From an optimization exercise on the open Yosys and OpenROAD flow, aimed at small area, a short achievable clock period and few clock cycles; shortcuts taken in it are not production practice. In this exercise RTL edits were held to simulation tests only and were not proved equivalent to the original.

**design/flow/config.mk**
```make
export PLATFORM = sky130hd
export DESIGN_NAME = cpu
export DESIGN_NICKNAME = cpu
export VERILOG_FILES = /design/flow/design.v
export SDC_FILE = /design/flow/constraint.sdc
export NUM_CORES = 8
export LEC_CHECK = 0
export CAP_MARGIN = 20
export CORE_MARGIN = 2
export CORE_UTILIZATION = 40
export SLEW_MARGIN = 20
```
**design/flow/constraint.sdc**
```tcl
create_clock -name core_clock -period 12.0 [get_ports {clock}]
set_input_delay 2.4000 -clock core_clock [delete_from_list [all_inputs] [get_ports {clock}]]
set_output_delay 2.4000 -clock core_clock [all_outputs]
set_load 0.01 [all_outputs]
```
**design/flow/design.v**
```verilog
/*verilator lint_off CASEOVERLAP*/
/*verilator lint_off CASEINCOMPLETE*/
module cpu
(
    input               clock,
    input               reset_n,
    input               ce,
    output      [31:0]  address,
    input       [ 7:0]  in,
    output  reg [ 7:0]  out,
    output  reg         we,
    output  reg [ 9:0]  sp,
    input       [31:0]  si,
    output  reg [31:0]  so,
    output  reg         sw,
    output  reg [ 7:0]  ra, rb,
    input       [31:0]  r1, r2,
    output  reg [31:0]  ro,          
    output  reg         rw           
);
localparam CF = 0, ZF = 1, SF = 2, OF = 3;
assign address = cp ? ea : pc;
reg         cp;
reg [31:0]  pc, ea;
reg [ 2:0]  alu;
reg [ 7:0]  opc;
reg [ 3:0]  m, t;
reg [ 3:0]  flag;
always @(posedge clock)
if (reset_n == 1'b0) begin pc <= 0; t <= 0; cp <= 0; flag <= 4'b0000; rw <= 0; we <= 0; sw <= 0; ra <= 0; rb <= 0; sp <= 0; end
else begin
    rw <= 0;
    we <= 0;
    sw <= 0;
    m  <= m + 1;
    case (t)
        0: begin
            case (in)
            8'h00: t <= 1;
            8'h01: t <= 2;
            8'h02, 8'h03, 8'h04: t <= 3;
            8'h05, 8'h06, 8'h07: t <= 4;
            8'h08: t <= 14;
            8'h09: t <= 15;
            8'h0D: begin t <= 10; ra <= 255; end
            8'h0E: begin t <= 11; ra <= 255; end
            8'h0F: begin t <= 12; ra <= 255; end
            8'h10, 8'h11, 8'h12, 8'h13, 8'h14, 8'h15, 8'h16, 8'h17: t <= 5;
            8'h18, 8'h19, 8'h1A, 8'h1B, 8'h1C, 8'h1D,        8'h1F: t <= 6;
            8'h1E: t <= 13;
            8'h70: t <= 7;
            8'h71,
            8'h0C: t <= 8;
            8'h7A: t <= 9;
            8'h72, 8'h73, 8'h72, 8'h73, 8'h74, 8'h75, 8'h76,
            8'h77, 8'h78, 8'h79, 8'h7C, 8'h7D, 8'h7E, 8'h7F:
                if (br[in[3:1]] != in[0]) t <= 7;
            endcase
            m   <= 0;
            pc  <= (in[7:4] == 4'h7 && in != 8'h70 && in != 8'h71 && in != 8'h7A && in != 8'h7B && br[in[3:1]] == in[0]) ? pc + 2 : pc + 1;
            opc <= in;
            alu <= in[2:0];
        end
        1: case (m)
            0: begin pc <= pc + 1; ra        <= in; end
            1: begin pc <= pc + 1; ro[  7:0] <= in; end
            2: begin pc <= pc + 1; ro[ 15:8] <= in; end
            3: begin pc <= pc + 1; ro[23:16] <= in; end
            4: begin pc <= pc + 1; ro[31:24] <= in; t <= 0; rw <= 1; end
        endcase
        2: case (m)
            0: begin pc <= pc + 1; rb <= in; end
            1: begin pc <= pc + 1; ra <= in; ro <= r2; rw <= 1; t <= 0; end
        endcase
        3: case (m)
            0: begin pc <= pc + 1; rb <= in; end
            1: begin pc <= pc + 1; ra <= in; cp <= 1; ea <= r2; end
            2: begin ea <= ea + 1; m <= opc == 2 ? 6 : 3; ro        <= in; end
            3: begin ea <= ea + 1; m <= opc == 3 ? 6 : 4; ro[ 15:8] <= in; end
            4: begin ro[23:16] <= in; ea <= ea + 1; end
            5: begin ro[31:24] <= in; end
            6: begin t <= 0; rw <= 1; cp <= 0; end
        endcase
        4: case (m)
            0: begin rb <= in; pc <= pc + 1; end
            1: begin ra <= in; pc <= pc + 1; end
            2: begin ea <= r1;     m <= (opc == 5) ? 6 : 3; we <= 1; out <= r2[ 7:0]; cp <= 1; end
            3: begin ea <= ea + 1; m <= (opc == 6) ? 6 : 4; we <= 1; out <= r2[15:8]; end
            4: begin ea <= ea + 1; we <= 1; out <= r2[23:16]; end
            5: begin ea <= ea + 1; we <= 1; out <= r2[31:24]; end
            6: begin t <= 0; cp <= 0; end
        endcase
        5: case (m)
            0: begin ra <= in; pc <= pc + 1; end
            1: begin rb <= in; pc <= pc + 1; end
            2: begin
                t    <= 0;
                flag <= _flag_alu;
                if (alu != 7) begin ro <= _res; rw <= 1; ra <= in; pc <= pc + 1; end
            end
        endcase
        6: case (m)
            0: begin ra <= in; pc <= pc + 1; end
            1: begin rb <= in; pc <= pc + 1; end
            2: begin flag <= _flag_rot; ro <= _rot; rw <= 1; t <= 0; end
        endcase
        7: begin t <= 0; pc <= pc + 1 + {{24{in[7]}}, in}; end
        8: case (m)
            0: begin ro[  7:0] <= in; pc <= pc + 1; ra <= 255; end
            1: begin ro[ 15:8] <= in; pc <= pc + 1; end
            2: begin ro[23:16] <= in; pc <= pc + 1; end
            3: begin
                t  <= 0;
                pc <= {in, ro[23:0]};
                sp <= r1 - 1;
                ro <= r1 - 1;
                so <= pc + 1;
                sw <= (opc == 8'h0C);
                rw <= (opc == 8'h0C);
            end
        endcase
        9: case (m)
            0: begin ra <= in; end
            1: begin pc <= r1; t <= 0; end
        endcase
        10: case (m)
            0: begin sp <= r1; ro <= r1 + 1; rw <= 1; end
            1: begin pc <= si; t <= 0; end
        endcase
        11: case (m)
            0: begin opc <= in; sp <= r1; rw <= 1; ro <= r1 - in; pc <= pc + 1; end
            1: begin ra <= in; pc <= pc + 1; end
            2: begin
                m  <= 2;
                ra <= in;
                so <= r1;
                sw <= 1;
                sp <= sp - 1;
                if (opc == 1) t <= 0;
                else begin opc <= opc - 1; pc <= pc + 1; end
            end
        endcase
        12: case (m)
            0: begin opc <= in; sp <= r1; rw <= 1; ro <= r1 + in; pc <= pc + 1; end
            1: begin
                m  <= 1;
                rw <= 1;
                ra <= in;
                ro <= si;
                sp <= sp + 1;
                pc <= pc + 1;
                if (opc == 1) t <= 0; else opc <= opc - 1;
            end
        endcase
        13: case (m)
            0: begin pc <= pc + 1; ra <= in; end
            1: begin pc <= pc + 1; ro <= {{24{in[7]}}, in}; rw <= 1; t <= 0; end
        endcase
        14: case (m)
            0: begin ra <= in; pc <= pc + 1; end
            1: begin rb <= in; pc <= pc + 1; end
            2: begin ra <= in; pc <= pc + 1; rw <= 1; ro <= imul[63:32]; so <= imul[31:0]; end
            3: begin ra <= in; pc <= pc + 1; rw <= 1; ro <= so; t <= 0; end
        endcase
        15: case (m)
            0: begin ra <= in; pc <= pc + 1; end
            1: begin rb <= in; pc <= pc + 1; end
            2: begin so <= 1'b0; ro <= r1; opc <= 32; end
            3: begin
                ro <= {ro[30:0], divnext >= r2};                 
                so <= {divnext >= r2 ? divnext - r2 : divnext};  
                if (opc != 1) begin opc <= opc - 1; m <= 3; end
            end
            4: begin rw <= 1; ra <= in; pc <= pc + 1; end
            5: begin rw <= 1; ra <= in; pc <= pc + 1; ro <= so; t <= 0; end
        endcase
    endcase
end
wire [63:0] imul = r1 * r2;
wire [31:0] divnext = {so[30:0], ro[31]};
wire [7:0] br =
{
    (flag[OF] ^ flag[SF]) | flag[ZF],    
    (flag[OF] ^ flag[SF]),               
    1'b0,                                
    flag[SF],
    flag[CF] | flag[ZF],                 
    flag[ZF],
    flag[CF],
    1'b0                                 
};
wire overflow = (r1[31] ^ r2[31] ^ (alu <= 1)) & (r1[31] ^ _res[31]);
wire [32:0] _res =
    alu == 3'h0 ? r1 + r2 :
    alu == 3'h1 ? r1 + r2 + flag[CF] :
    alu == 3'h3 ? r1 - r2 - flag[CF] :
    alu == 3'h4 ? r1 & r2 :
    alu == 3'h5 ? r1 ^ r2 :
    alu == 3'h6 ? r1 | r2 :
                  r1 - r2;   
wire [ 3:0] _flag_alu = {overflow, _res[31], ~|_res[31:0], _res[32]};
wire [ 4:0] rt = opc[0] ? r2[4:0] : (~r2[4:0]) + 1;
wire [31:0] t1 = rt[0] ? {r1[   0], r1[ 31:1]} : r1;
wire [31:0] t2 = rt[1] ? {t1[ 1:0], t1[ 31:2]} : t1;
wire [31:0] t3 = rt[2] ? {t2[ 3:0], t2[ 31:4]} : t2;
wire [31:0] t4 = rt[3] ? {t3[ 7:0], t3[ 31:8]} : t3;
wire [31:0] t5 = rt[4] ? {t4[15:0], t4[31:16]} : t4;
wire [31:0] m5 = opc[0] ? ~(32'hFFFFFFFF >> r2[4:0]) : ~(32'hFFFFFFFF << r2[4:0]);
wire [31:0] _rot =
    alu == 3'h0 ||
    alu == 3'h1 ? t5 :                   
    alu == 3'h2 ? (t5 & ~m5) :           
    alu == 3'h3 ? (t5 & ~m5) :           
    alu == 3'h4 ? (t5 & ~m5) | (flag[CF] ?  m5 : 0) :  
    alu == 3'h5 ? (t5 & ~m5) | (flag[CF] ?  m5 : 0) :  
    alu == 3'h6 ? (t5 & ~m5) :           
        r1[31] ? t5 | m5 : t5 & ~m5;     
wire [ 3:0] _flag_rot = {1'b0, _rot[31], _rot == 32'b0, t5[opc[0] ? 31 : 0]};
endmodule
```
**design/flow/run.sh**
```bash
#!/bin/bash
# synth_recipe.tcl (not shown) runs the flow's synth.tcl, then flattens the netlist and writes it again
# the make line also repeats each setting of config.mk as NAME=value (left out here)
make -C /OpenROAD-flow-scripts/flow DESIGN_CONFIG=/design/flow/config.mk WORK_HOME=/design/flow/orfs CLKGATE_MAP_FILE= SYNTH_SCRIPT=/design/flow/synth_recipe.tcl finish
```
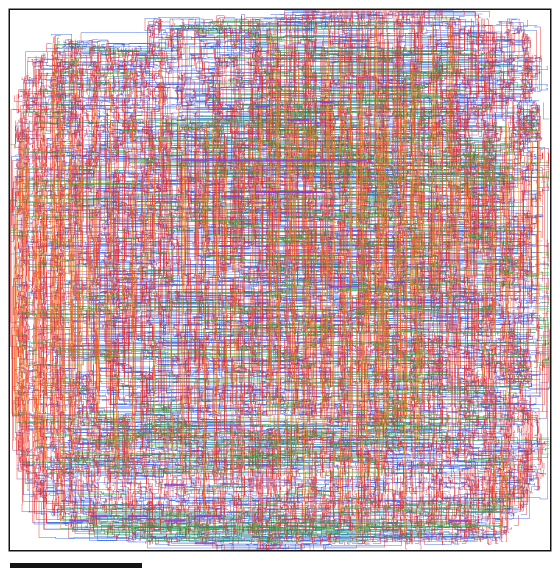
*Metal layers overlaid*
Bar = 100 microns.
| colour | layer | wire length |
|---|---|---|
| red | M2 | 160 mm |
| orange | M4 | 33.3 mm |
| purple | M5 | 387 microns |
| green | M3 | 49.0 mm |
| blue | M1 | 145 mm |

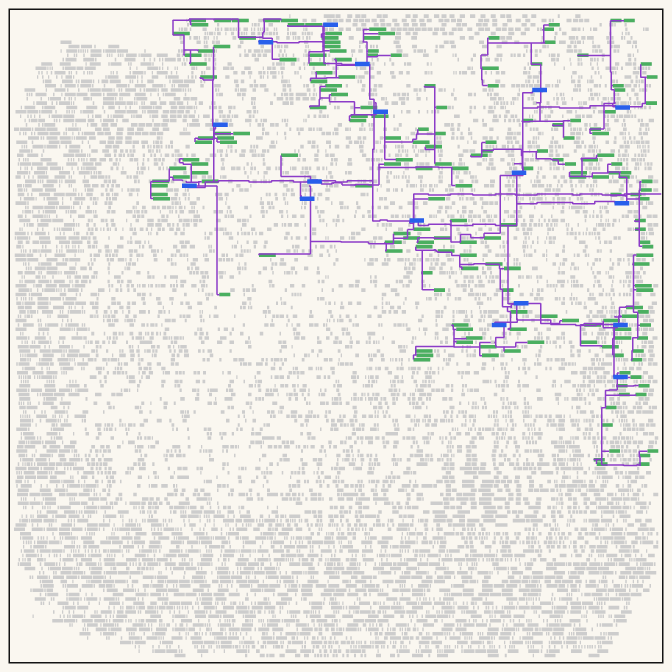
*Routed clock nets over the placement*
[green] flip-flops | count: 189
[blue] clock-net drivers | count: 17
[purple] clock wires | length: 3720 microns
routed clock nets: 18

==> reports/summary.txt <==
YOSYS
-----------------------------------------------------------------------------------------------------
Post-synthesis share of cell area spent on full adders, half adders and majority gates         36.58%
Post-synth top area cell                                                                 sky130_fd_sc_hd__fa_1
Simple logic cell fraction of the synthesized area                                             18.61%
Share of synthesized area occupied by flip-flops and latches                                   7.629%
Count of unique library cells instantiated by Yosys                                               115
Synthesized-area fraction occupied by ao, oa, aoi and oai cells                                19.07%
Main combinational cell family by area after synthesis                                    adder cells
Post-synthesis mux area share                                                                  3.719%
Avg Inst Size Synth                                                                       7.774 sq um
Synthesis Warnings                                                                                  1
Post-synthesis instance area                                                              65210 sq um
Gate count of the mapped netlist                                                                 8388
Primary FF master, synth                                                                 sky130_fd_sc_hd__edfxtp_1
Synth async-reset ratio                                                                            0%

TIMING
-----------------------------------------------------------------------------------------------------
Final worst slack                                                                           0.3514 ns
Worst clock skew                                                                           0.02362 ns
Final period utilization                                                                       97.07%
Worst-margin pin slew                                                                        1.336 ns
Total count of max-transition violations in the final report                                        0
Max Fclk                                                                                    85.85 MHz
Unrepaired setup endpoints after global routing                                                 false
Final critical-path required period                                                          11.65 ns
Final sum of negative setup slack                                                                0 ns
Setup Viol. Count Final                                                                             0

CTS
-----------------------------------------------------------------------------------------------------
Number of buffers on the longest clock path                                                         2
H-tree level count                                                                                  4
Library cell used as clock root buffer                                                   sky130_fd_sc_hd__clkbuf_16
Clk sinks                                                                                         189
CTS buffer count                                                                                   17
Quantity of gates resized following cts                                                             0
Setup Fix Bufs, Post-CTS                                                                            0
Clock slew at reported path FFs                                                               0.08 ns
Insertion delay of the later-clocked pin in the worst-skew pair                               0.55 ns

FINAL LAYOUT
-----------------------------------------------------------------------------------------------------
Commonest non-fill, non-tap cells in the layout                                          sky130_fd_sc_hd__inv_1 (1036), sky130_fd_sc_hd__nand2_1 (989), sky130_fd_sc_hd__nor2_1 (976), sky130_fd_sc_hd__fa_1 (901), sky130_fd_sc_hd__ha_1 (464)
Share of final-layout standard cells stronger than drive strength 1                            8.327%
NumNets Final                                                                                    9961
Filler Cells Inserted                                                                           16720
Most frequent standard cell in the layout excluding fill and tap cells                   sky130_fd_sc_hd__inv_1
Final Cell Area                                                                           72180 sq um
Multi-input combinational cell area                                                       54220 sq um
Footprint of the flip-flops and latches                                                    4975 sq um
Growth of design area from synthesis to finish                                                 10.69%

GLOBAL ROUTE
-----------------------------------------------------------------------------------------------------
Overall fraction of global-route tracks in use                                                 45.89%
Pin count of the biggest net entering global routing                                               75
First-pass GRT wire length                                                               537700 microns
Total overflow reported by the global router                                                        0

PLACEMENT
-----------------------------------------------------------------------------------------------------
Pre-CTS setup slack                                                                         0.1608 ns
Final Wtd Congestion                                                                            1.072
Half-perimeter wire length of the detailed placement result                              303500 microns

FLOORPLAN
-----------------------------------------------------------------------------------------------------
Site row count                                                                                    148
Ports placed on the boundary                                                                      240
Die Outline Area                                                                         166300 sq um
Vert. Die Dim                                                                            407.8 microns

SETUP PATH
-----------------------------------------------------------------------------------------------------
WP data required                                                                             12.29 ns
Slowest library cell on the worst path                                                   sky130_fd_sc_hd__clkdlybuf4s50_1
Path type of the worst setup path                                                        input pin to flip-flop
Most used cell, CP                                                                       sky130_fd_sc_hd__fa_1
Worst path max stage delay                                                                    0.67 ns
Type of element capturing the critical path                                                 flip-flop
Worst reg-to-reg path cell count                                                                   13
Arrival time of data at the critical path endpoint                                           11.94 ns

ROUTING
-----------------------------------------------------------------------------------------------------
Routed len/inst                                                                          36.24 microns
Number of iterations in the first detailed-routing pass                                             9
Number of vias after detailed routing                                                           69740
Detailed Route WL                                                                        387900 microns
DR vias/cell                                                                                    6.516
Met3 WL                                                                                  49030 microns
Length of routed met2 wiring                                                             159700 microns
Residual antenna-violating net count after detailed routing                                         0
Drt initial violations                                                                           9427
Count of unresolved DRC violations after routing                                                    0

MIN PATH
-----------------------------------------------------------------------------------------------------
Hold Crit Class                                                                          flip-flop to flip-flop
Hold-critical path depth                                                                            2

RUN STATUS
-----------------------------------------------------------------------------------------------------
Result of the run                                                            timing/DRC/antenna clean

JOB
-----------------------------------------------------------------------------------------------------
Max_cap viols                                                                                       0

Testbench counts, summed over its fixed seeds: cycles 1,409,148.
[layout make-up]
cell class | instances | area share (%)
Antenna cell | 26 | 0.09014
Multi-Input combinational cell | 6540 | 75.12
Clock buffer | 19 | 0.5998
Clock inverter | 13 | 0.2080
Inverter | 1075 | 5.591
Timing Repair Buffer | 666 | 7.732
Sequential cell | 189 | 6.893
Tap cell | 2175 | 3.770
[flip-flops by register name, summed over array words and instances (netlist names), 8 cells and up]
signal	flops
out	8
pc	32
opc	8
sp	10
ro	32
ra	8
so	32
ea	32
rb	8
[final timing paths]
path              slack, ns       to    from
setup / recovery       0.35   ro[21]  r2[16]
hold / removal         0.50    rb[4]   rb[4]
setup reg to reg       6.16  flag[1]  alu[0]
hold reg to reg        0.50    rb[4]   rb[4]
[synth_stat cells (26+ instances only)]
cell,n
sky130_fd_sc_hd__a211oi_1,76
sky130_fd_sc_hd__o21a_1,26
sky130_fd_sc_hd__nand4_1,69
sky130_fd_sc_hd__and3_1,64
sky130_fd_sc_hd__nand3_1,170
sky130_fd_sc_hd__mux2i_1,105
sky130_fd_sc_hd__o22ai_1,45
sky130_fd_sc_hd__o211ai_1,88
sky130_fd_sc_hd__a2111oi_0,28
sky130_fd_sc_hd__o31ai_1,36
sky130_fd_sc_hd__o21ai_0,417
sky130_fd_sc_hd__buf_1,125
sky130_fd_sc_hd__a22o_1,28
sky130_fd_sc_hd__nand2_1,993
sky130_fd_sc_hd__xnor2_1,261
sky130_fd_sc_hd__nor2_1,988
sky130_fd_sc_hd__a22oi_1,66
sky130_fd_sc_hd__a21oi_1,460
sky130_fd_sc_hd__dfxtp_1,70
sky130_fd_sc_hd__mux4_2,34
sky130_fd_sc_hd__o21bai_1,34
sky130_fd_sc_hd__and2_1,41
sky130_fd_sc_hd__a31oi_1,82
sky130_fd_sc_hd__nor3_1,151
sky130_fd_sc_hd__or3_1,40
sky130_fd_sc_hd__edfxtp_1,119
sky130_fd_sc_hd__a221oi_1,86
sky130_fd_sc_hd__nor2b_1,36
sky130_fd_sc_hd__nor4_1,57
sky130_fd_sc_hd__a222oi_1,28
sky130_fd_sc_hd__fa_1,901
sky130_fd_sc_hd__mux2_2,54
sky130_fd_sc_hd__nand2b_1,35
sky130_fd_sc_hd__a21o_1,112
sky130_fd_sc_hd__inv_1,1038
sky130_fd_sc_hd__xor2_1,91
sky130_fd_sc_hd__a221o_1,26
sky130_fd_sc_hd__o221ai_1,39
sky130_fd_sc_hd__clkbuf_1,433
sky130_fd_sc_hd__ha_1,464
[routing by layer]
metal | GRT usage (%) | up-vias
li1 | - | 28580
met2 | 66.28 | 4784
met3 | 16.33 | 1224
met4 | 32.26 | 34
met1 | 56.74 | 35120
met5 | 0.5747 | -
[critical path: cells and delay by family]
kind                       cells  cell delay [ns]
AOI/OAI and AO/OA             11             3.02
xor gates and xnor gates       1             0.15
adders and majority gates      9             3.98
buffers and inverters          7             2.09
and+or+nand+nor                2             0.25
[logic make-up after synthesis]
kind of cell | Yosys count
fa+ha+maj | 1366
buf+inv | 1659
mux | 193
compound gates | 1872
flops | 189
simple gates | 2755
xor+xnor | 354
[through the flow]
step           hold WS [ns]  std cells
2_1_floorplan        0.4588       8388
3_5_place_dp         0.4770      10640
3_3_place_gp         0.4651      10640
4_1_cts              0.4960      10680
5_1_grt              0.5135      10680
6_report             0.4956      10700

static timing again, ports no longer ideal:
In the flow no input, the clock included, has a driving cell. The finished layout below was timed again as built, in two steps.
Step 1: set_driving_cell puts a clkbuf_16 on clock and a buf_2 on each other input, an assumption about the parent block.
Step 2, shift: input delay + t, output delay - t, t = (earliest + latest rising clock arrival at the registers) / 2. This alone moves slack from input paths to output paths.
a / b / c = ideal ports / drivers / drivers and shift; a / b = the first two.
t, ns: 0.600
setup slack, ns: 0.351 / 0.384 / -0.216
worst slew at a driven data input, ns: 0.07
cell pins on the clock port's net: 1
With both steps, setup timing fails in this run, where it was met with ideal ports. For this run, drivers alone change the setup slack by +0.033 ns; drivers and shift together by -0.567 ns.
